This design comes from an exercise in tuning for small area and a short achievable clock period on the open sky130 flow, not from production work. Only simulation tests tie the RTL to the original design; equivalence was not proved. The series may have gaps, and a smaller design here may also do less where the tests do not look.

## flow/design.v in outline (module list and top-level ports)
// module a21oi_cell: 3 lines
// module o21ai_cell: 3 lines
// module a22oi_cell: 3 lines
// module or2_cell: 3 lines
// module nand2_cell: 3 lines
// module nor2_cell: 3 lines
// module inv_cell: 3 lines
// module xor2_cell: 3 lines
// module xnor2_cell: 3 lines
// module fa_cell: 4 lines
// module ha_cell: 4 lines
// module smul18: 1585 lines
// module cube18: 1585 lines
// module sq18: 760 lines
// module euler_ode_solver: 1492 lines
module euler_ode_solver
(
  input  signed [17:0] k1, k13, k2, k23, km, km3, D1, D2,
  input  signed [17:0] init_v1, init_v2,
  input  signed [17:0] init_x1, init_x2,
  input                clk, reset,
  input          [3:0] dt,
  output signed [17:0] x1, x2
);
  // ...
==> flow/flow/run.sh <==
#!/bin/bash
# Standard ORFS layout (standard.sh) with two changes to synthesis only:
#  * Yosys's generic synth skips its internal "abc -fast" (synth -noabc), so the
#    explicit adder trees of the RTL are not restructured before mapping;
#  * instances of the RTL's cell wrapper modules (fa_cell, ha_cell, a21oi_cell, ...:
#    plain gates with behavioural bodies) are mapped straight onto the same library cells
#    (flow/cells_map.v), right after elaboration.
# Everything else (flip-flop mapping, final abc, flattening, renaming, and all
# later steps) is the standard flow.
# Timing repair (after CTS and after global routing) aims for 18 ns of setup
# slack on the worst 5% of endpoints, so critical paths get upsized/buffered.
set -euo pipefail
here=$(pwd)
map="$here/flow/cells_map.v"
sed "0,/^hierarchy -check -top \$::env(DESIGN_NAME)\$/s||hierarchy -check -top \$::env(DESIGN_NAME)\ntechmap -map $map|" \
  "$FLOW_HOME/scripts/synth.tcl" > orfs_synth.tcl
grep -q "^techmap -map $map\$" orfs_synth.tcl
sed -e 's/^proc synth {args} { yosys synth -nofsm -noshare {\*}\$args }$/proc synth {args} { yosys synth -nofsm -noshare -noabc {*}$args }/' \
    -e "s|^source \$::env(SCRIPTS_DIR)/synth.tcl\$|source $here/orfs_synth.tcl|" synth_recipe.tcl > flow_synth.tcl
grep -q -- '-noabc' flow_synth.tcl
grep -q "^source $here/orfs_synth.tcl\$" flow_synth.tcl
bash standard.sh SYNTH_SCRIPT="$here/flow_synth.tcl" SETUP_SLACK_MARGIN=18 TNS_END_PERCENT=5 finish > flow_make.log 2>&1
test -f out/final.def
==> flow/flow/cells_map.v <==
module fa_cell (input a, input b, input c, output s, output co);
  sky130_fd_sc_hd__fa_1 _TECHMAP_REPLACE_ (.A(a), .B(b), .CIN(c), .SUM(s), .COUT(co));
endmodule
module ha_cell (input a, input b, output s, output co);
  sky130_fd_sc_hd__ha_1 _TECHMAP_REPLACE_ (.A(a), .B(b), .SUM(s), .COUT(co));
endmodule
module a21oi_cell (input a1, input a2, input b1, output y);
  sky130_fd_sc_hd__a21oi_1 _TECHMAP_REPLACE_ (.A1(a1), .A2(a2), .B1(b1), .Y(y));
endmodule

module o21ai_cell (input a1, input a2, input b1, output y);
  sky130_fd_sc_hd__o21ai_1 _TECHMAP_REPLACE_ (.A1(a1), .A2(a2), .B1(b1), .Y(y));
endmodule

module a22oi_cell (input a1, input a2, input b1, input b2, output y);
  sky130_fd_sc_hd__a22oi_1 _TECHMAP_REPLACE_ (.A1(a1), .A2(a2), .B1(b1), .B2(b2), .Y(y));
endmodule

module or2_cell (input a, input b, output y);
  sky130_fd_sc_hd__or2_1 _TECHMAP_REPLACE_ (.A(a), .B(b), .X(y));
endmodule

module nand2_cell (input a, input b, output y);
  sky130_fd_sc_hd__nand2_1 _TECHMAP_REPLACE_ (.A(a), .B(b), .Y(y));
endmodule

module nor2_cell (input a, input b, output y);
  sky130_fd_sc_hd__nor2_1 _TECHMAP_REPLACE_ (.A(a), .B(b), .Y(y));
endmodule

module inv_cell (input a, output y);
  sky130_fd_sc_hd__inv_1 _TECHMAP_REPLACE_ (.A(a), .Y(y));
endmodule

module xor2_cell (input a, input b, output y);
  sky130_fd_sc_hd__xor2_1 _TECHMAP_REPLACE_ (.A(a), .B(b), .X(y));
endmodule

module xnor2_cell (input a, input b, output y);
  sky130_fd_sc_hd__xnor2_1 _TECHMAP_REPLACE_ (.A(a), .B(b), .Y(y));
endmodule
==> flow/standard.sh <==
#!/bin/bash
# synth_recipe.tcl (not shown) runs the flow's synth.tcl, then flattens the netlist and writes it again
# the make line also repeats each setting of config.mk as NAME=value (left out here)
make -C /OpenROAD-flow-scripts/flow DESIGN_CONFIG=/design/flow/config.mk WORK_HOME=/design/flow/orfs CLKGATE_MAP_FILE= SYNTH_SCRIPT=/design/flow/synth_recipe.tcl "${@:-finish}"
==> flow/config.mk <==
export PLATFORM = sky130hd
export DESIGN_NAME = euler_ode_solver
export DESIGN_NICKNAME = euler_ode_solver
export VERILOG_FILES = /design/flow/design.v
export SDC_FILE = /design/flow/constraint.sdc
export NUM_CORES = 4
export LEC_CHECK = 0
export CAP_MARGIN = 20
export CORE_MARGIN = 2
export CORE_UTILIZATION = 40
export SLEW_MARGIN = 20
==> flow/constraint.sdc <==
create_clock -name core_clock -period 30.0 [get_ports {clk}]
set_input_delay 6.0000 -clock core_clock [delete_from_list [all_inputs] [get_ports {clk}]]
set_output_delay 6.0000 -clock core_clock [all_outputs]
set_load 0.01 [all_outputs]
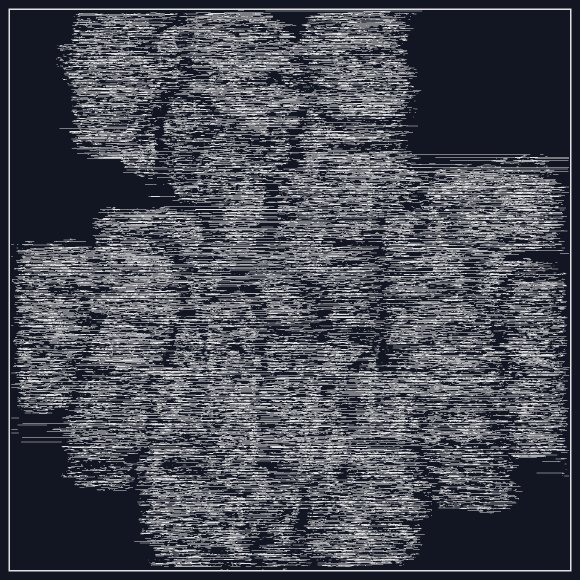
Run 1: met1 routing
- share of all routed wire: 39%
- wire length on this layer: 175 mm
- main direction: horizontal
total number of vias: 104.0k
met1 global-route usage: 41.07%

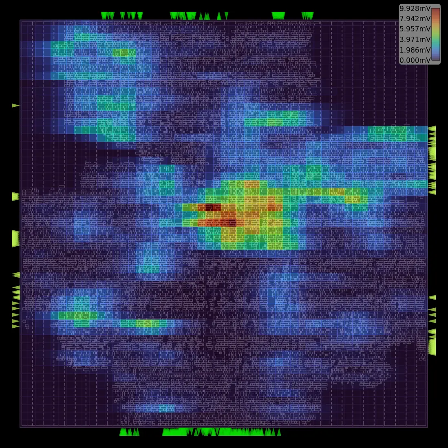
Run 1: supply voltage drop heat map

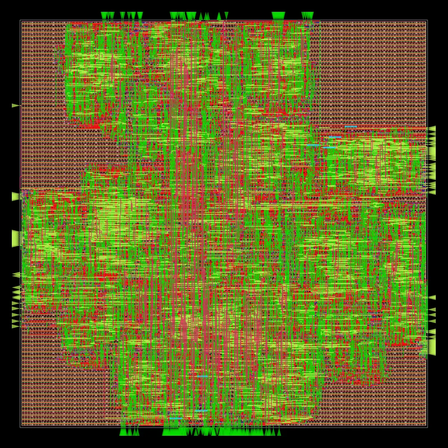
Run 1: wires after detailed routing
DR top layer: met5
routed len/inst: 26.30 um
DRT Wirelength: 444,000 um
GRT Overall Usage: 31.22%
DRT met1 WL: 175,000 um

==> impl_metrics.tcl, run 1 <==
set metrics [dict create \
    ios 258 \
    multi_input_area_sq_mm 0.1090 \
    routed_via_density 6.162 \
    hpwl_um 307400 \
    hold_ws_ns 0.6550 \
    required_ns 30.57 \
    crit_path_max_fanout 5 \
    dieArea_sq_mm 0.2779 \
    outcome "no timing/DRC/antenna violations" \
    cp_slowest_cell "fa_1" \
    dieHeight_um 527.1 \
    place_inst 16370 \
    worst_slack_ns 17.11 \
    drive_above_1_share_pct 16.04 \
    antenna_found_initial 42 \
    ys_seq_elements 218 \
    drcViolationCount 0 \
    clkSlewWorstSetupHoldPaths_ns 0.06 \
    fin_util_pct 48.35 \
    port_buffers 257 \
    max_freq_ghz 0.07760 \
    synth_cell_types 97 \
    fillers 26090 \
    nets 15840 \
    grt_pass1_wl_um 670200 \
    reg2reg_slack_ns 17.60 \
    synth_edf_count 0 \
    critPathKind "primary input to flip-flop" \
    ys_seq_area_share_pct 3.987 \
    place_area_sq_mm 0.1200 \
    cp.arrival_ns 13.46 \
    relSlewSlack_pct 24.51 \
    maxCapViolCount 0 \
    period_needed_ns 12.89 \
    synthArstFlopShare_pct 0 \
    syn-instance-count 12250 \
]
==> run 1: synth_stat cells, types with 42 or more instances <==
cell      instances
nor2_1          483
nand3_1         124
inv_1           444
o21ai_1         528
and2_1           66
clkbuf_1        200
a21oi_1         810
ha_1            655
dfxtp_1         218
nand2_1        1352
nor4_1           76
nor3_1           66
o21ai_0         208
fa_1           1722
or2_1           252
nand4_1          42
a211oi_1         56
xor2_1         2006
a22oi_1        1763
mux2_2           57
xnor2_1         595
==> run 1: layout make-up <==
type | count | share of cell area, %
well taps | 3589 | 3.403
flip-flops and latches | 218 | 3.338
clock buffers | 40 | 0.6855
repair inverters | 3 | 0.01517
repair buffers | 1122 | 8.392
inverters | 452 | 1.317
multi-input cells | 11410 | 82.59
clock inverters | 23 | 0.2171
diodes | 24 | 0.04551
==> run 1: timing repair <==
action,4_1_cts,5_1_grt
hold buffers,0,0
gates cloned,35,6
setup endpoints to repair,87,87
buffers inserted,296,88
pin swaps,363,277
resized for setup,1385,407
==> run 1: critical path, delay by kind of cell <==
family,cells,cell delay [ns]
and+or+nand+nor,3,0.39
xor gates and xnor gates,2,0.30
buffers and inverters,3,0.34
adders and majority gates,10,3.81
AOI/OAI and AO/OA,16,2.58
==> run 1: routing by layer <==
metal | wire [um] | part of all wire [%] | GRT usage, %
met3 | 43140 | 9.7 | 5.981
met2 | 199500 | 45 | 48.53
met1 | 175000 | 39 | 41.07
met5 | 93 | 0.021 | 0
met4 | 26310 | 5.9 | 16.36
==> run 1: logic make-up (layout without fill, tap and decap cells) <==
| kind of cell | Yosys count | in the layout | synth area share (%) |
|---|---|---|---|
| buf+inv | 689 | 1640 | 2.427 |
| compound gates | 3659 | 3659 | 21.85 |
| xor+xnor | 2602 | 2602 | 20.83 |
| flops | 218 | 218 | 3.987 |
| other cells | 2 | 91 | 0.006860 |
| mux | 120 | 120 | 1.437 |
| simple gates | 2587 | 2587 | 10.49 |
| fa+ha+maj | 2377 | 2377 | 38.98 |
==> run 1: cell usage in the layout (no fill, tap or decap), drive strengths merged, types with 120 or more instances in the layout <==
| cell | count |
|---|---|
| buf | 866 |
| nor2 | 485 |
| nand2 | 1352 |
| xor2 | 2006 |
| inv | 450 |
| dfxtp | 218 |
| xnor2 | 596 |
| ha | 655 |
| fa | 1722 |
| a22oi | 1763 |
| or2 | 258 |
| nand3 | 124 |
| o21ai | 737 |
| a21oi | 813 |
| clkdlybuf4s50 | 120 |
==> inputs of run 2 (changes only) <==
--- a/flow/config.mk
+++ b/flow/config.mk
@@ -5,7 +5,7 @@
 export SDC_FILE = /design/flow/constraint.sdc
 export NUM_CORES = 4
 export LEC_CHECK = 0
-export CAP_MARGIN = 20
+export CAP_MARGIN = 0
 export CORE_MARGIN = 2
 export CORE_UTILIZATION = 40
-export SLEW_MARGIN = 20
+export SLEW_MARGIN = 0
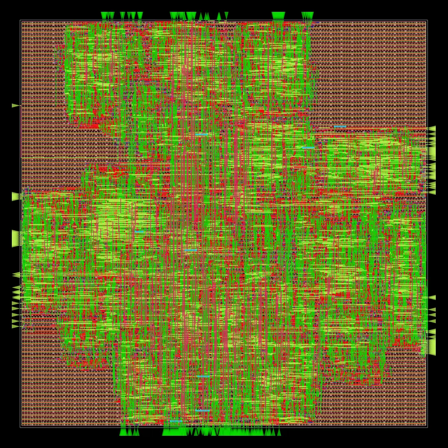
Run 2: wires after detailed routing
routed len/inst: 26.20 um
DRT Wirelength: 444,000 um
GRT Overall Usage: 31.03%
met3 routed wirelength: 43,360 um
total number of vias: 104.3k

==> impl_metrics.tcl, run 2 <==
set metrics [dict create \
    outcome "no timing/DRC/antenna violations" \
    synth_area_sq_mm 0.1095 \
    antenna_found_initial 37 \
    synthMuxAreaShare_pct 1.437 \
    synth_compound_area_share_pct 21.85 \
    hold_viol 0 \
    yosys.area_share.simple_pct 10.49 \
    ios 258 \
    htree_levels 2 \
    clockRootBuffer "clkbuf_16" \
    relSlewSlack_pct 21.57 \
    ys_seq_area_share_pct 3.987 \
    required_ns 30.53 \
    path_common_cell "ha_4" \
    setup_viol 0 \
    ys_seq_elements 218 \
    core_sq_mm 0.2729 \
    maxSlewViolCount 0 \
    max_freq_ghz 0.07772 \
    reg2reg_slack_ns 17.66 \
    regArea_sq_mm 0.004404 \
    end_kind "flip-flop" \
    dieHeight_um 527.1 \
    reg2reg_depth 48 \
    drive_above_1_share_pct 17.31 \
    synth_ff_type "dfxtp_1" \
    synth_top_cell_area_share_pct 31.49 \
    synthTopCellsByCount "xor2_1, a22oi_1, fa_1, nand2_1, a21oi_1" \
    nets 15900 \
    syn_to_final_growth_pct 21.65 \
    critPathLaunchType "primary input" \
    max_stage_delay_ns 0.57 \
    yosysWarnings 1 \
    grt_start_max_net_pins 93 \
    hold_path.class "flip-flop to flip-flop" \
    antenna_left 0 \
    hold_ws_ns 0.6575 \
    synth_most_common_cell "xor2_1" \
    dr.first_iter.drc_count 11020 \
    cp.arrival_ns 13.39 \
    cts_max_path_buffers 3 \
    synth_top_area_cell "fa_1" \
    synthArstFlopShare_pct 0 \
    crit_path_max_fanout 6 \
    dieWidth_um 527.1 \
    fin_crit_sh_pct 42.89 \
    final_cell_mix "xor2_1, a22oi_1, fa_1, nand2_1, buf_4" \
    clock_sinks 218 \
    cp_slowest_cell "fa_2" \
    fillers 25900 \
    dieArea_sq_mm 0.2779 \
    synth_edf_count 0 \
    period_needed_ns 12.87 \
    fin_tns_setup_ns 0 \
    clk_latency_ns 0.65 \
    syn-instance-count 12250 \
    synth_xor_area_share_pct 20.83 \
    hpwl_um 307400 \
    worstHoldPathCells 3 \
    skew_ns 0.05235 \
    synth_cell_types 97 \
    clkSlewWorstSetupHoldPaths_ns 0.06 \
    synth_top_family_by_area "adder cells" \
    routed_via_density 6.156 \
    cts_tree "done" \
    grt_pass1_vias 105200 \
    critPathKind "primary input to flip-flop" \
    port_buffers 257 \
    maxCapViolCount 0 \
    rsz0062_at_grt "true" \
    cts-buffers-inserted 35 \
    synth_fa_ha_area_share_pct 38.98 \
    multi_input_area_sq_mm 0.1096 \
    tightestPinTransition_ns 1.170 \
    grt_pass1_wl_um 667200 \
    start_util_pct 40.11 \
    final_common_cell "xor2_1" \
    place.gp.congestion 1.019 \
    rows 192 \
    grt.overflow.total 0 \
    synth_area_leaders "fa_1, xor2_1, a22oi_1, ha_1, xnor2_1" \
    avgSynthCellArea_sq_um 8.933 \
    drcViolationCount 0 \
]
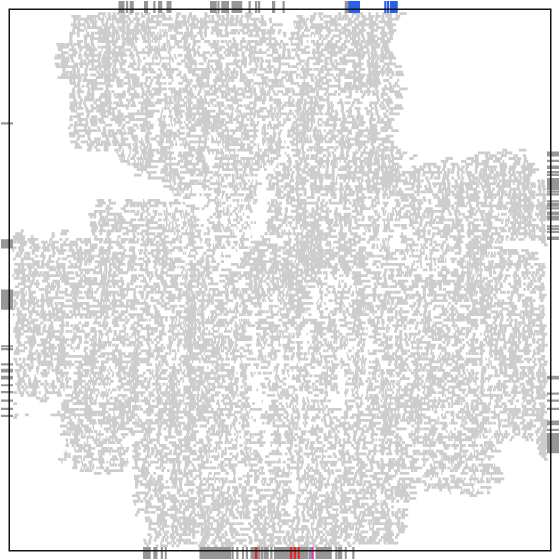
Run 2: pin placement
Pins as bars across the die edge, other pins in grey.
- reset: magenta (pins 1; direction input; edge bottom)
- dt: red (pins 4; direction input; edge bottom)
- k1: blue (pins 18; direction input; edge top)
- all pins by edge: 106 bottom, 64 top, 55 right, 33 left

[run 2: cell counts after synthesis]
No cell type changed its count.
[run 2: cell families after synthesis]
kind of cell / Yosys count
adders and majority gates: 2377
xor gates and xnor gates: 2602
DFF: 218
muxes: 120
and+or+nand+nor: 2587
buffers and inverters: 689
AOI/OAI and AO/OA: 3659
other: 2
[run 2: timing repair]
item,4_1_cts,5_1_grt
gates resized for setup,1368,668
setup buffers,279,163
endpoints found under the setup margin,87,87
pin swaps,383,424
hold buffers,0,0
cloned,30,13
[run 2: per-stage QoR]
step | util, % | area (sq um) | setup WS (ns) | instances
2_1_floorplan | - | 110200 | 17.24 | 12320
3_3_place_gp | 43.98 | 120000 | 14.65 | 16370
3_5_place_dp | 43.98 | 120000 | 14.63 | 16370
4_1_cts | 47.45 | 129500 | 17.31 | 16740
5_1_grt | 48.78 | 133100 | 16.96 | 16930
6_report | 48.80 | 133200 | 17.13 | 16940
[run 2: final cells by class]
cell class / instances / share of cell area [%]
inverter: 452 / 1.313
sequential: 218 / 3.307
clock buffer: 44 / 0.7131
multi-input combinational: 11410 / 82.31
tap: 3589 / 3.372
timing repair buffer: 1182 / 8.749
timing repair inverter: 3 / 0.01691
antenna: 25 / 0.04698
clock inverter: 19 / 0.1738
[run 2: metal layers]
layer  up-vias  global-route usage, %  wire length, um
met5         -                      0              108
met4        16                  16.74            27610
met3      1166                  6.112            43360
met2      5802                  47.91           198300
met1     51770                  40.82           174600
li1      45560                      -                -
[run 2: critical path: cells and delay by family]
family | cells | cell delay [ns]
AO/OA/AOI/OAI | 15 | 2.50
XOR/XNOR | 2 | 0.26
AND/OR/NAND/NOR | 3 | 0.30
adder cells (fa/ha/maj) | 9 | 3.75
buffers and inverters | 2 | 0.54
==> inputs of run 3 (changes only) <==
--- a/flow/config.mk
+++ b/flow/config.mk
@@ -5,7 +5,7 @@
 export SDC_FILE = /design/flow/constraint.sdc
 export NUM_CORES = 4
 export LEC_CHECK = 0
-export CAP_MARGIN = 0
+export CAP_MARGIN = 10
 export CORE_MARGIN = 2
 export CORE_UTILIZATION = 40
-export SLEW_MARGIN = 0
+export SLEW_MARGIN = 10
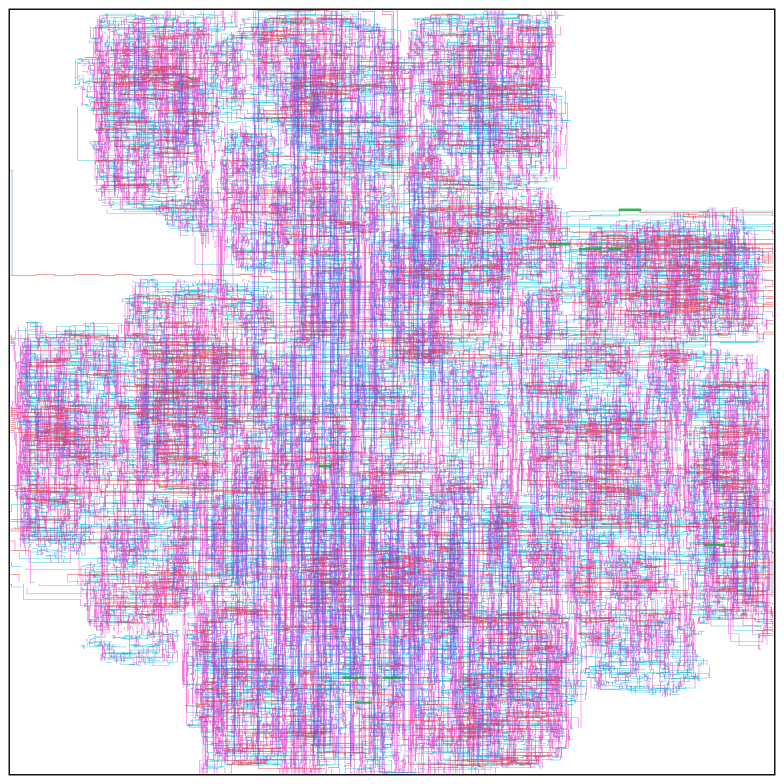
Run 3: routed metal, one colour a layer
- metal 4: blue (wire length 26.5 mm)
- metal 5: green (wire length 104 um)
- metal 3: red (wire length 44.8 mm)
- metal 1: cyan (wire length 175 mm)
- metal 2: magenta (wire length 200 mm)

==> impl_metrics.tcl, run 3 <==
set metrics [dict create \
    yosysWarnings 1 \
    hpwl_um 307600 \
    dieWidth_um 527.1 \
    place.gp.congestion 1.019 \
    antenna_found_initial 36 \
    antenna_left 0 \
    outcome "no timing/DRC/antenna violations" \
    wire_per_inst_um 26.32 \
    final_cell_area_sq_mm 0.1337 \
    fin_util_pct 48.99 \
    fin_crit_sh_pct 43.29 \
    synthTopCellsByCount "xor2_1, a22oi_1, fa_1, nand2_1, a21oi_1" \
    grt_pass1_wl_um 663800 \
    vias 104600 \
    synth_top_area_cell "fa_1" \
    cts-buffers-inserted 34 \
    worstHoldPathCells 3 \
    grt.overflow.total 0 \
    ys_seq_area_share_pct 3.987 \
    synth_ff_type "dfxtp_1" \
    maxCapViolCount 0 \
    drive_above_1_share_pct 17.65 \
    grt_pass1_vias 104300 \
    synth_area_sq_mm 0.1095 \
    reg2reg_depth 46 \
    cp.arrival_ns 13.48 \
    critPathLaunchType "primary input" \
    period_needed_ns 12.99 \
    core_sq_mm 0.2729 \
    ios 258 \
    wl_um 446600 \
    synth_cell_types 97 \
    cp_slowest_cell "fa_2" \
    drcViolationCount 0 \
    hold_buffers 0 \
    hold_path.class "flip-flop to flip-flop" \
    grt_start_max_net_pins 93 \
    clk_latency_ns 0.65 \
    max_freq_ghz 0.07700 \
    clock_sinks 218 \
    rsz0062_at_grt "true" \
    worst_slack_ns 17.01 \
    synth_area_leaders "fa_1, xor2_1, a22oi_1, ha_1, xnor2_1" \
    syn_to_final_growth_pct 22.14 \
    ys_seq_elements 218 \
    synth_top_cell_area_share_pct 31.49 \
    start_util_pct 40.11 \
    syn-instance-count 12250 \
    setup_viol 0 \
    htree_levels 2 \
    clockRootBuffer "clkbuf_16" \
    crit_path_max_fanout 6 \
    final_cell_mix "xor2_1, a22oi_1, fa_1, nand2_1, buf_4" \
    fin_tns_setup_ns 0 \
    maxSlewViolCount 0 \
    cts_max_path_buffers 3 \
    critPathKind "primary input to flip-flop" \
    pre_cts_slack_ns 14.67 \
    end_kind "flip-flop" \
    synth_most_common_cell "xor2_1" \
    track_usage_pct 30.90 \
    tightestPinTransition_ns 1.221 \
    synthArstFlopShare_pct 0 \
    max_stage_delay_ns 0.57 \
    hold_viol 0 \
    dr.first_iter.drc_count 12120 \
    skew_ns 0.06192 \
    place_area_sq_mm 0.1200 \
    dieArea_sq_mm 0.2779 \
    rows 192 \
    final_common_cell "xor2_1" \
    avgSynthCellArea_sq_um 8.933 \
    relSlewSlack_pct 18.11 \
    synth_edf_count 0 \
    reg2reg_slack_ns 17.65 \
    clkSlewWorstSetupHoldPaths_ns 0.06 \
    cts_tree "done" \
    firstDrtPassIters 7 \
    port_buffers 257 \
    required_ns 30.49 \
    dieHeight_um 527.1 \
    nets 15940 \
    routed_via_density 6.164 \
]
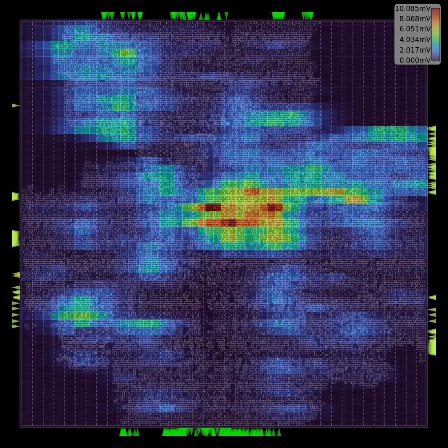
Run 3: supply voltage drop heat map

## run 3: per-layer routing
metal	GRT usage (%)	part of all wire, %	routed length, um	vias to the layer above
met5	0	0.023	103	-
met4	15.34	5.9	26540	18
met3	6.147	10	44770	1092
met2	48.21	45	199900	6029
met1	40.68	39	175400	51800
li1	-	-	-	45670
## run 3: kinds of logic (layout without fill, tap and decap cells)
kind of cell / count (synthesis) / in the layout / share of synthesized area [%]
AOI/OAI and AO/OA: 3659 / 3659 / 21.85
xor gates and xnor gates: 2602 / 2602 / 20.83
adders and majority gates: 2377 / 2377 / 38.98
buffers and inverters: 689 / 1732 / 2.427
DFF: 218 / 218 / 3.987
muxes: 120 / 120 / 1.437
other: 2 / 87 / 0.006860
and+or+nand+nor: 2587 / 2587 / 10.49
## run 3: metrics by stage
| stage | hold slack [ns] | cells |
|---|---|---|
| after detailed placement | 0.6464 | 16370 |
| after floorplan | 0.6185 | 12320 |
| after global placement | 0.6396 | 16370 |
| final | 0.6542 | 16970 |
| after CTS | 0.6601 | 16700 |
| after global routing | 0.7120 | 16960 |
## run 3: what timing repair did
| item | 4_1_cts | 5_1_grt |
|---|---|---|
| cloned | 24 | 35 |
| hold endpoints to repair | 0 | 0 |
| setup buffers | 241 | 219 |
| gates resized for setup | 1188 | 907 |
| setup endpoints to repair | 87 | 87 |
| pin swaps | 291 | 468 |
## run 3: critical path, delay by kind of cell
| family | cells | cell delay [ns] |
|---|---|---|
| adders and majority gates | 8 | 3.68 |
| and+or+nand+nor | 8 | 0.82 |
| buffers and inverters | 3 | 0.69 |
| AOI/OAI and AO/OA | 11 | 1.96 |
| xor gates and xnor gates | 2 | 0.29 |
## run 3: area by class of cell
type / instances / area, sq um
Timing Repair inverter: 3 / 20.02
Inverter: 452 / 1743
Multi-Input combinational cell: 11410 / 109600
Antenna cell: 20 / 50.05
Tap cell: 3589 / 4491
Clock inverter: 22 / 242.7
Fill cell: 25870 / 139200
Timing Repair Buffer: 1217 / 12270
Clock buffer: 38 / 907.1
Sequential cell: 218 / 4404
==> inputs of run 4 (changes only) <==
--- a/flow/flow/run.sh
+++ b/flow/flow/run.sh
@@ -7,8 +7,8 @@
 #    (flow/cells_map.v), right after elaboration.
 # Everything else (flip-flop mapping, final abc, flattening, renaming, and all
 # later steps) is the standard flow.
-# Timing repair (after CTS and after global routing) aims for 18 ns of setup
-# slack on the worst 5% of endpoints, so critical paths get upsized/buffered.
+# Timing repair (after CTS and after global routing) aims for 20 ns of setup
+# slack on the worst 10% of endpoints, so critical paths get upsized/buffered.
 set -euo pipefail
 here=$(pwd)
 map="$here/flow/cells_map.v"
@@ -19,5 +19,5 @@
     -e "s|^source \$::env(SCRIPTS_DIR)/synth.tcl\$|source $here/orfs_synth.tcl|" synth_recipe.tcl > flow_synth.tcl
 grep -q -- '-noabc' flow_synth.tcl
 grep -q "^source $here/orfs_synth.tcl\$" flow_synth.tcl
-bash standard.sh SYNTH_SCRIPT="$here/flow_synth.tcl" SETUP_SLACK_MARGIN=18 TNS_END_PERCENT=5 finish > flow_make.log 2>&1
+bash standard.sh SYNTH_SCRIPT="$here/flow_synth.tcl" SETUP_SLACK_MARGIN=20 TNS_END_PERCENT=10 finish > flow_make.log 2>&1
 test -f out/final.def
--- a/flow/config.mk
+++ b/flow/config.mk
@@ -5,7 +5,7 @@
 export SDC_FILE = /design/flow/constraint.sdc
 export NUM_CORES = 4
 export LEC_CHECK = 0
-export CAP_MARGIN = 10
+export CAP_MARGIN = 20
 export CORE_MARGIN = 2
-export CORE_UTILIZATION = 40
-export SLEW_MARGIN = 10
+export CORE_UTILIZATION = 55
+export SLEW_MARGIN = 20
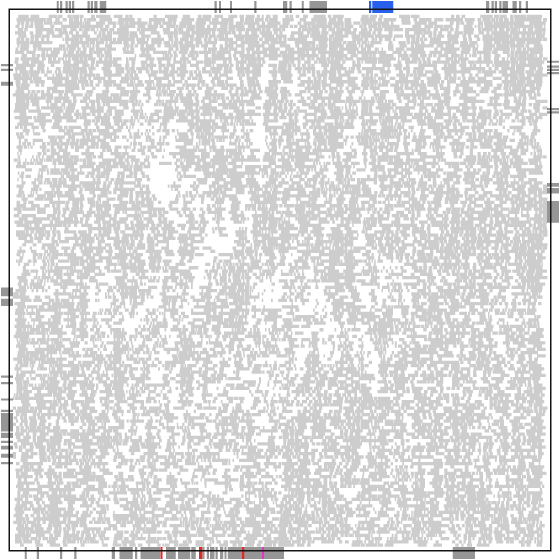
Run 4: pin placement
Pins as bars across the die edge, other pins in grey.
- reset: magenta (pins 1; direction input; edge bottom)
- dt: red (pins 4; direction input; edge bottom)
- k1: blue (pins 18; direction input; edge top)
- all pins by edge: 131 bottom, 66 top, 37 left, 24 right
port bufs: 257
Die Ht: 450.1 um
Die Width: 450.1 um

==> impl_metrics.tcl, run 4 <==
set metrics [dict create \
    outcome "no timing/DRC/antenna violations" \
    worstHoldPathCells 3 \
    core_sq_mm 0.1976 \
    period_needed_ns 12.91 \
    ys_seq_area_share_pct 3.987 \
    synthTopCellsByCount "xor2_1, a22oi_1, fa_1, nand2_1, a21oi_1" \
    avgSynthCellArea_sq_um 8.933 \
    crit_path_max_fanout 5 \
    dr.first_iter.drc_count 13530 \
    end_kind "flip-flop" \
    syn_to_final_growth_pct 19.38 \
    dieArea_sq_mm 0.2026 \
    wl_um 435200 \
    relSlewSlack_pct 17.06 \
    grt_pass1_wl_um 667500 \
    rsz0062_at_grt "true" \
    hpwl_um 308300 \
    drcViolationCount 0 \
    fin_tns_setup_ns 0 \
    grt.overflow.total 0 \
    max_stage_delay_ns 0.55 \
    firstDrtPassIters 7 \
    wl_met3_um 46990 \
    cts_tree "done" \
    grtUsageMet2_pct 66.07 \
    synth_cell_types 97 \
    reg2reg_depth 42 \
    synth_top_cell_area_share_pct 31.49 \
    antenna_left 0 \
    fillers 16300 \
    synth_top_area_cell "fa_1" \
    place_area_sq_mm 0.1188 \
    start_util_pct 55.39 \
    critPathLaunchType "primary input" \
    skew_ns 0.05710 \
    maxCapViolCount 0 \
    synth_most_common_cell "xor2_1" \
    clkSlewWorstSetupHoldPaths_ns 0.06 \
    cts_max_path_buffers 3 \
    cts-buffers-inserted 34 \
    maxSlewViolCount 0 \
    required_ns 30.52 \
    antenna_found_initial 24 \
    grt_pass1_vias 110700 \
    max_freq_ghz 0.07747 \
    top_layer "met5" \
    drive_above_1_share_pct 16.40 \
    synth_area_sq_mm 0.1095 \
    clock_sinks 218 \
    nets 15860 \
    wire_per_inst_um 27.31 \
    cp_slowest_cell "fa_2" \
    grt_start_max_net_pins 93 \
    htree_levels 2 \
    place.gp.congestion 1.019 \
    ys_seq_elements 218 \
    syn-instance-count 12250 \
    synthArstFlopShare_pct 0 \
    hold_viol 0 \
    track_usage_pct 42.07 \
    final_cell_mix "xor2_1, a22oi_1, fa_1, nand2_1, buf_4" \
    gr-usage-met3_pct 9.558 \
    drt-met1-wl_um 162400 \
    fin_crit_sh_pct 43.03 \
    setup_viol 0 \
    synth_ff_type "dfxtp_1" \
    cp.arrival_ns 13.43 \
    critPathKind "primary input to flip-flop" \
    ios 258 \
    rows 163 \
    vias 107300 \
    yosysWarnings 1 \
    synth_edf_count 0 \
    clk_latency_ns 0.65 \
    synth_area_leaders "fa_1, xor2_1, a22oi_1, ha_1, xnor2_1" \
    wl_met2_um 197000 \
    routed_via_density 6.733 \
    final_cell_area_sq_mm 0.1307 \
    tightestPinTransition_ns 1.237 \
    top_usage_layer "met2" \
    clockRootBuffer "clkbuf_16" \
    hold_path.class "flip-flop to flip-flop" \
    final_common_cell "xor2_1" \
    grtUsageMet1_pct 53.67 \
    reg2reg_slack_ns 17.50 \
]
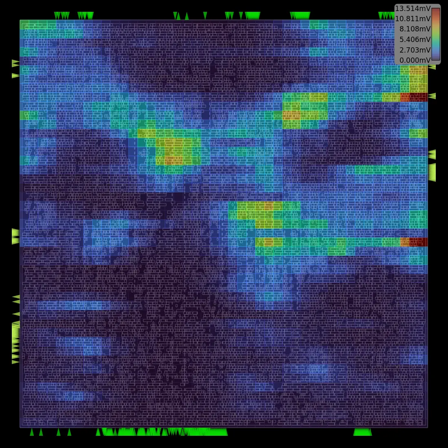
Run 4: supply voltage drop heat map

-- run 4: changes by cell type in the layout (fill, tap and decap cells not counted), moves of 29 or more --
| cell | previous run | this run |
|---|---|---|
| dlymetal6s2s_1 | 41 | 1 |
| a22oi_1 | 1675 | 1713 |
| a22oi_2 | 88 | 50 |
| clkbuf_16 | 68 | 36 |
| dlygate4sd2_1 | 7 | 36 |
| xnor2_1 | 511 | 540 |
-- run 4: repair_timing --
action,in CTS,in global routing
pin swaps,531,122
gates cloned,36,2
buffers inserted,335,84
resized for setup,1640,274
hold buffers,0,0
setup endpoints to repair,119,90
-- run 4: logic make-up (layout without fill, tap and decap cells) --
family / after synthesis / in the layout / share of synthesized area, %
xor+xnor: 2602 / 2602 / 20.83
compound gates: 3659 / 3659 / 21.85
flops: 218 / 218 / 3.987
other cells: 2 / 79 / 0.006860
mux: 120 / 120 / 1.437
buf+inv: 689 / 1654 / 2.427
fa+ha+maj: 2377 / 2377 / 38.98
simple gates: 2587 / 2587 / 10.49
-- run 4: area by class of cell --
cell class                 count  area (sq um)  share of cell area (%)
clock inverter                15         197.7                  0.1513
timing repair inverter         1         7.507                0.005745
antenna                       12         30.03                 0.02298
inverter                     452          1735                   1.328
tap                         2640          3303                   2.528
sequential                   218          4404                   3.370
clock buffer                  42         950.9                  0.7277
multi-input combinational  11410        108700                   83.20
timing repair buffer        1144         11320                   8.662
-- run 4: stage by stage --
stage               setup slack [ns]  utilization [%]  hold WS, ns  std cells
floorplan                      17.24                -       0.6185      12320
global placement               14.59            60.07       0.6287      15410
detailed placement             14.78            60.09       0.6620      15410
CTS                            17.25            65.17       0.6758      15840
global route                   16.90            66.12       0.7055      15930
finish                         17.09            66.13       0.6732      15940
-- run 4: critical path, delay by kind of cell --
kind / cells / cell delay [ns]
AO/OA/AOI/OAI: 11 / 1.73
XOR/XNOR: 2 / 0.27
AND/OR/NAND/NOR: 6 / 1.16
buffers and inverters: 2 / 0.59
adder cells (fa/ha/maj): 9 / 3.65
==> inputs of run 5 (changes only) <==
==> flow/run.sh (new file) <==
#!/bin/bash
# synth_recipe.tcl (not shown) runs the flow's synth.tcl, then flattens the netlist and writes it again
# the make line also repeats each setting of config.mk as NAME=value (left out here)
make -C /OpenROAD-flow-scripts/flow DESIGN_CONFIG=/design/flow/config.mk WORK_HOME=/design/flow/orfs CLKGATE_MAP_FILE= SYNTH_SCRIPT=/design/flow/synth_recipe.tcl finish
--- a/flow/config.mk
+++ b/flow/config.mk
@@ -7,5 +7,6 @@
 export LEC_CHECK = 0
 export CAP_MARGIN = 20
 export CORE_MARGIN = 2
-export CORE_UTILIZATION = 55
+export CORE_UTILIZATION = 40
+export SETUP_SLACK_MARGIN = 5
 export SLEW_MARGIN = 20
removed: flow/flow/run.sh
removed: flow/flow/cells_map.v
removed: flow/standard.sh
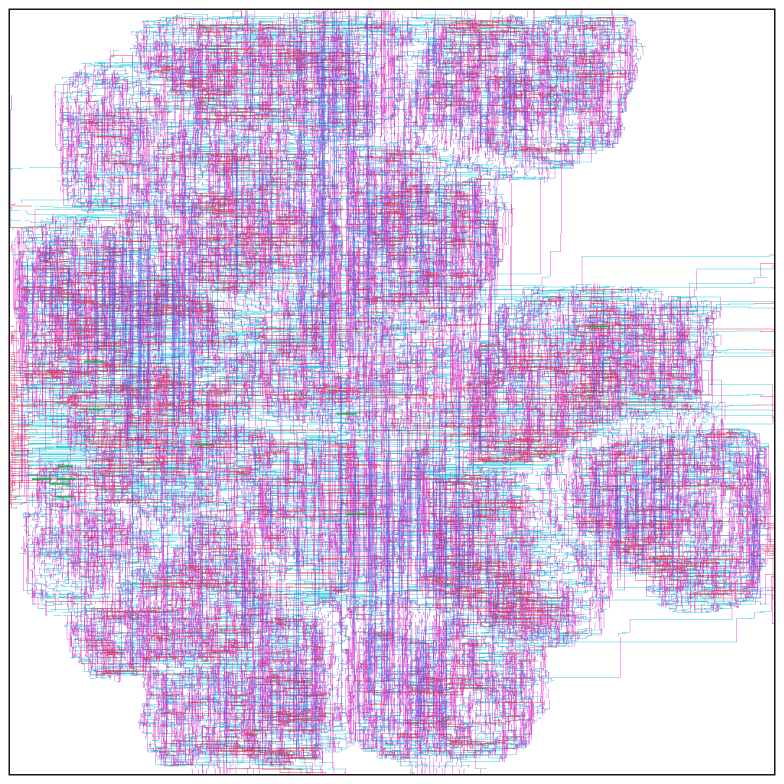
Run 5: routed metal, one colour a layer
- metal 3: red (wire length 49.3 mm)
- metal 1: cyan (wire length 231 mm)
- metal 5: green (wire length 138 um)
- metal 2: magenta (wire length 230 mm)
- metal 4: blue (wire length 27.3 mm)
DRT Wirelength: 538,100 um
routed len/inst: 22.77 um
GRT Overall Usage: 29.35%
total number of vias: 142.1k

==> impl_metrics.tcl, run 5 <==
set metrics [dict create \
    hold_path.class "flip-flop to flip-flop" \
    final_cell_mix "inv_1, nand2_1, nor2_1, a21oi_1, fa_1" \
    grt_pass1_wl_um 818500 \
    clockRootBuffer "clkbuf_16" \
    ys_seq_elements 218 \
    stdcell_count 23630 \
    max_freq_ghz 0.05472 \
    drive_above_1_share_pct 5.158 \
    hold_viol 0 \
    yosysWarnings 1 \
    cp.arrival_ns 18.85 \
    synth_most_common_cell "inv_1" \
    critPathLaunchType "primary input" \
    drcViolationCount 0 \
    reg2reg_slack_ns 12.00 \
    postCtsSetupBuffers 0 \
    critPathKind "primary input to flip-flop" \
    grt.overflow.total 0 \
    antenna_left 0 \
    clkSlewWorstSetupHoldPaths_ns 0.07 \
    worstHoldPathCells 3 \
    core_sq_mm 0.3486 \
    rsz0062_at_grt "false" \
    relSlewSlack_pct 14.52 \
    dieArea_sq_mm 0.3540 \
    end_kind "flip-flop" \
    clock_sinks 218 \
    synth_edf_count 0 \
    crit_path_max_fanout 37 \
    cts_tree "done" \
    skew_ns 0.06449 \
    synth_ff_type "dfxtp_1" \
    fin_tns_setup_ns 0 \
    hpwl_um 395400 \
    synthTopCellsByCount "inv_1, nand2_1, nor2_1, clkbuf_1, a21oi_1" \
    dieWidth_um 595.0 \
    synth_area_sq_mm 0.1397 \
    start_util_pct 40.07 \
    ys_seq_area_share_pct 3.124 \
    firstDrtPassIters 9 \
    htree_levels 1 \
    synth_top_area_cell "fa_1" \
    clk_latency_ns 0.69 \
    synth_cell_types 89 \
    fin_util_pct 41.90 \
    place.gp.congestion 0.9849 \
    dieHeight_um 595.0 \
    nets 21750 \
    max_stage_delay_ns 0.83 \
    period_needed_ns 18.28 \
    worst_slack_ns 11.72 \
    antenna_found_initial 34 \
    synth_area_leaders "fa_1, ha_1, inv_1, nand2_1, a21oi_1" \
    synthArstFlopShare_pct 0 \
    reg2reg_depth 65 \
    final_common_cell "inv_1" \
    cts-buffers-inserted 30 \
    place_inst 23560 \
    grt_start_max_net_pins 152 \
    maxCapViolCount 0 \
    place_area_sq_mm 0.1449 \
    ios 258 \
    hold_buffers 0 \
    syn_to_final_growth_pct 4.553 \
    setup_viol 0 \
    avgSynthCellArea_sq_um 6.913 \
    hold_ws_ns 0.7275 \
    port_buffers 257 \
    synth_top_cell_area_share_pct 23.59 \
    cp_slowest_cell "clkinv_1" \
    dr.first_iter.drc_count 17170 \
    fin_crit_sh_pct 60.92 \
    required_ns 30.57 \
    syn-instance-count 20210 \
    tightestPinTransition_ns 1.273 \
    path_common_cell "fa_1" \
    rows 217 \
    cts_resized 0 \
    grt_pass1_vias 129800 \
    outcome "no timing/DRC/antenna violations" \
]
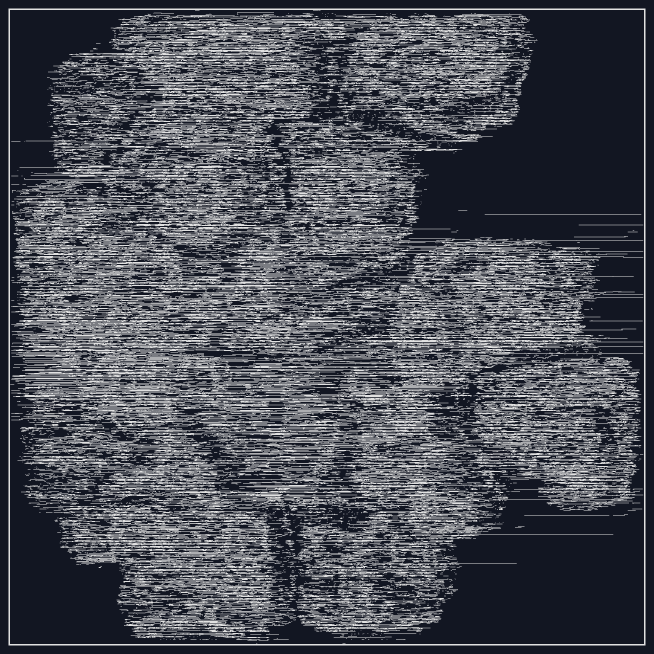
Run 5: met1 routing
- nets with wire on the layer: 20,202
- wire length on this layer: 231 mm
- main direction: horizontal
- share of all routed wire: 43%
- longest straight run: 188 um

[run 5: cell types whose count changed in the layout (fill, tap and decap cells not counted), moves of 406 or more]
cell      before   now
a221oi_1       6   573
o21ai_1      452    17
xor2_1      1955   259
a21oi_1      604  1750
o21ai_0      121  1291
inv_1        393  2517
o22ai_1        9   423
nand2_1     1299  2418
a22oi_1     1713   393
nor2_1       405  2123
a211oi_1      43   449
[run 5: critical path: cells and delay by family]
| kind | cells | cell delay (ns) |
|---|---|---|
| AO/OA/AOI/OAI | 21 | 5.02 |
| adder cells (fa/ha/maj) | 8 | 3.76 |
| multiplexers | 1 | 0.14 |
| AND/OR/NAND/NOR | 5 | 0.93 |
| XOR/XNOR | 1 | 0.74 |
| buffers and inverters | 6 | 2.19 |
[run 5: cell type report]
class,instances,area (sq um)
sequential,218,4447
fill,36540,202600
clock inverter,22,314.1
clock buffer,34,785.8
inverter,2553,9583
antenna,16,40.04
tap,4599,5754
multi-input combinational,15400,118800
timing repair buffer,789,6372
[run 5: logic make-up after synthesis]
group	Yosys count	share of synthesized area, %
compound gates	5870	26.69
xor+xnor	724	4.641
fa+ha+maj	2925	34.35
buf+inv	4589	12.34
flops	218	3.124
mux	302	2.331
simple gates	5581	16.52
[run 5: metal layers]
layer	up-vias	part of all wire (%)	global-route usage, %
met4	22	5.1	12.93
met5	-	0.026	0
met2	7129	43	44.12
met3	998	9.2	4.188
li1	65560	-	-
met1	68410	43	41.62

==> layout pictures side by side <==
Pin placement.
Pins as bars across the die edge, other pins in grey.
Plate I
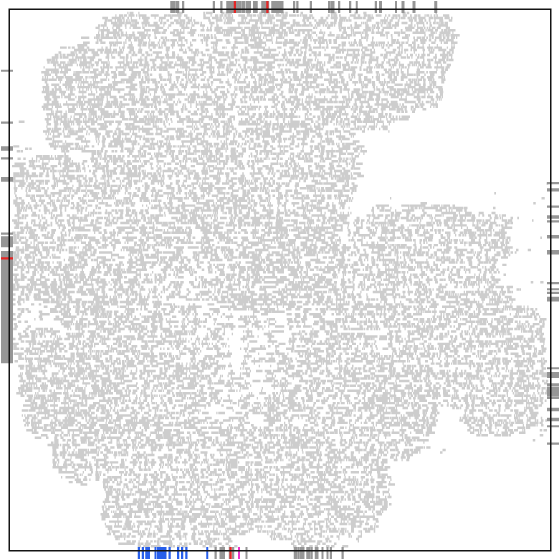
Plate II
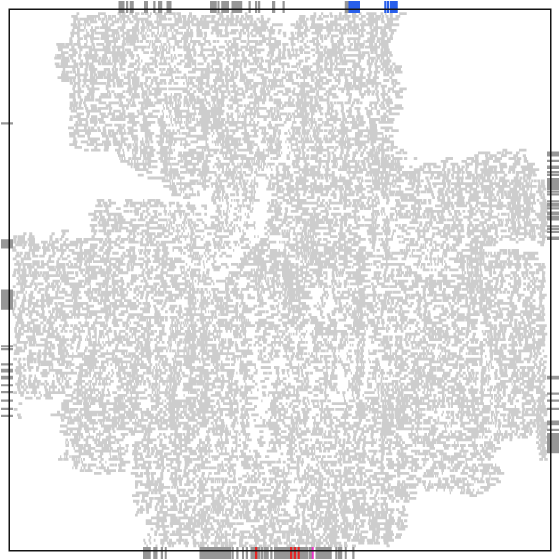
- Plate II = run 1
- Plate I = run 5


==> layout pictures side by side <==
Met1 routing.
panel A
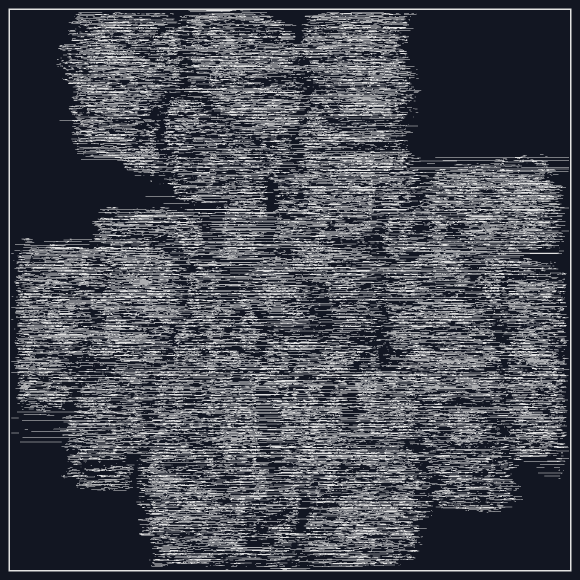
panel B
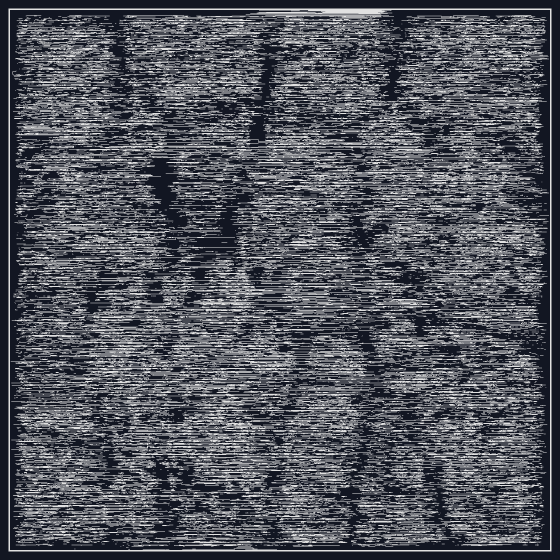
panel B -> run 4
panel A -> run 3

[static timing again, ports no longer ideal]
The flow's constraints put no driver on any port. The routed layouts listed below were extracted and timed again, unchanged, in two steps. Step 1: set_driving_cell puts a clkbuf_16 on clk and a buf_2 on each other input, an assumption about the parent block. Step 2 moves the port delays by t, midway between the first and last clock arrival at a register: inputs arrive t later, outputs are due t later. That takes back most of the time a late clock gives input paths. Slacks: ideal ports / drivers / drivers and shift; pairs: ideal ports / drivers.
run	t (ns)	slack for setup (ns)	latest minus earliest clock arrival (ns)	slew at the worst register clock pin (ns)
run 1	0.725	17.113 / 17.050 / 16.325	0.056 / 0.056	0.08 / 0.08
run 2	0.716	17.133 / 17.110 / 16.394	0.052 / 0.053	0.08 / 0.08
run 3	0.711	17.013 / 16.965 / 16.255	0.065 / 0.065	0.08 / 0.08
run 4	0.700	17.091 / 17.103 / 16.404	0.057 / 0.057	0.07 / 0.07
run 5	0.738	11.724 / 11.768 / 11.029	0.069 / 0.069	0.08 / 0.08
After both steps setup and hold are still met in every run listed. The setup slack of run 1, which loses most, moves by -0.063 ns with the drivers and by -0.788 ns with both steps.
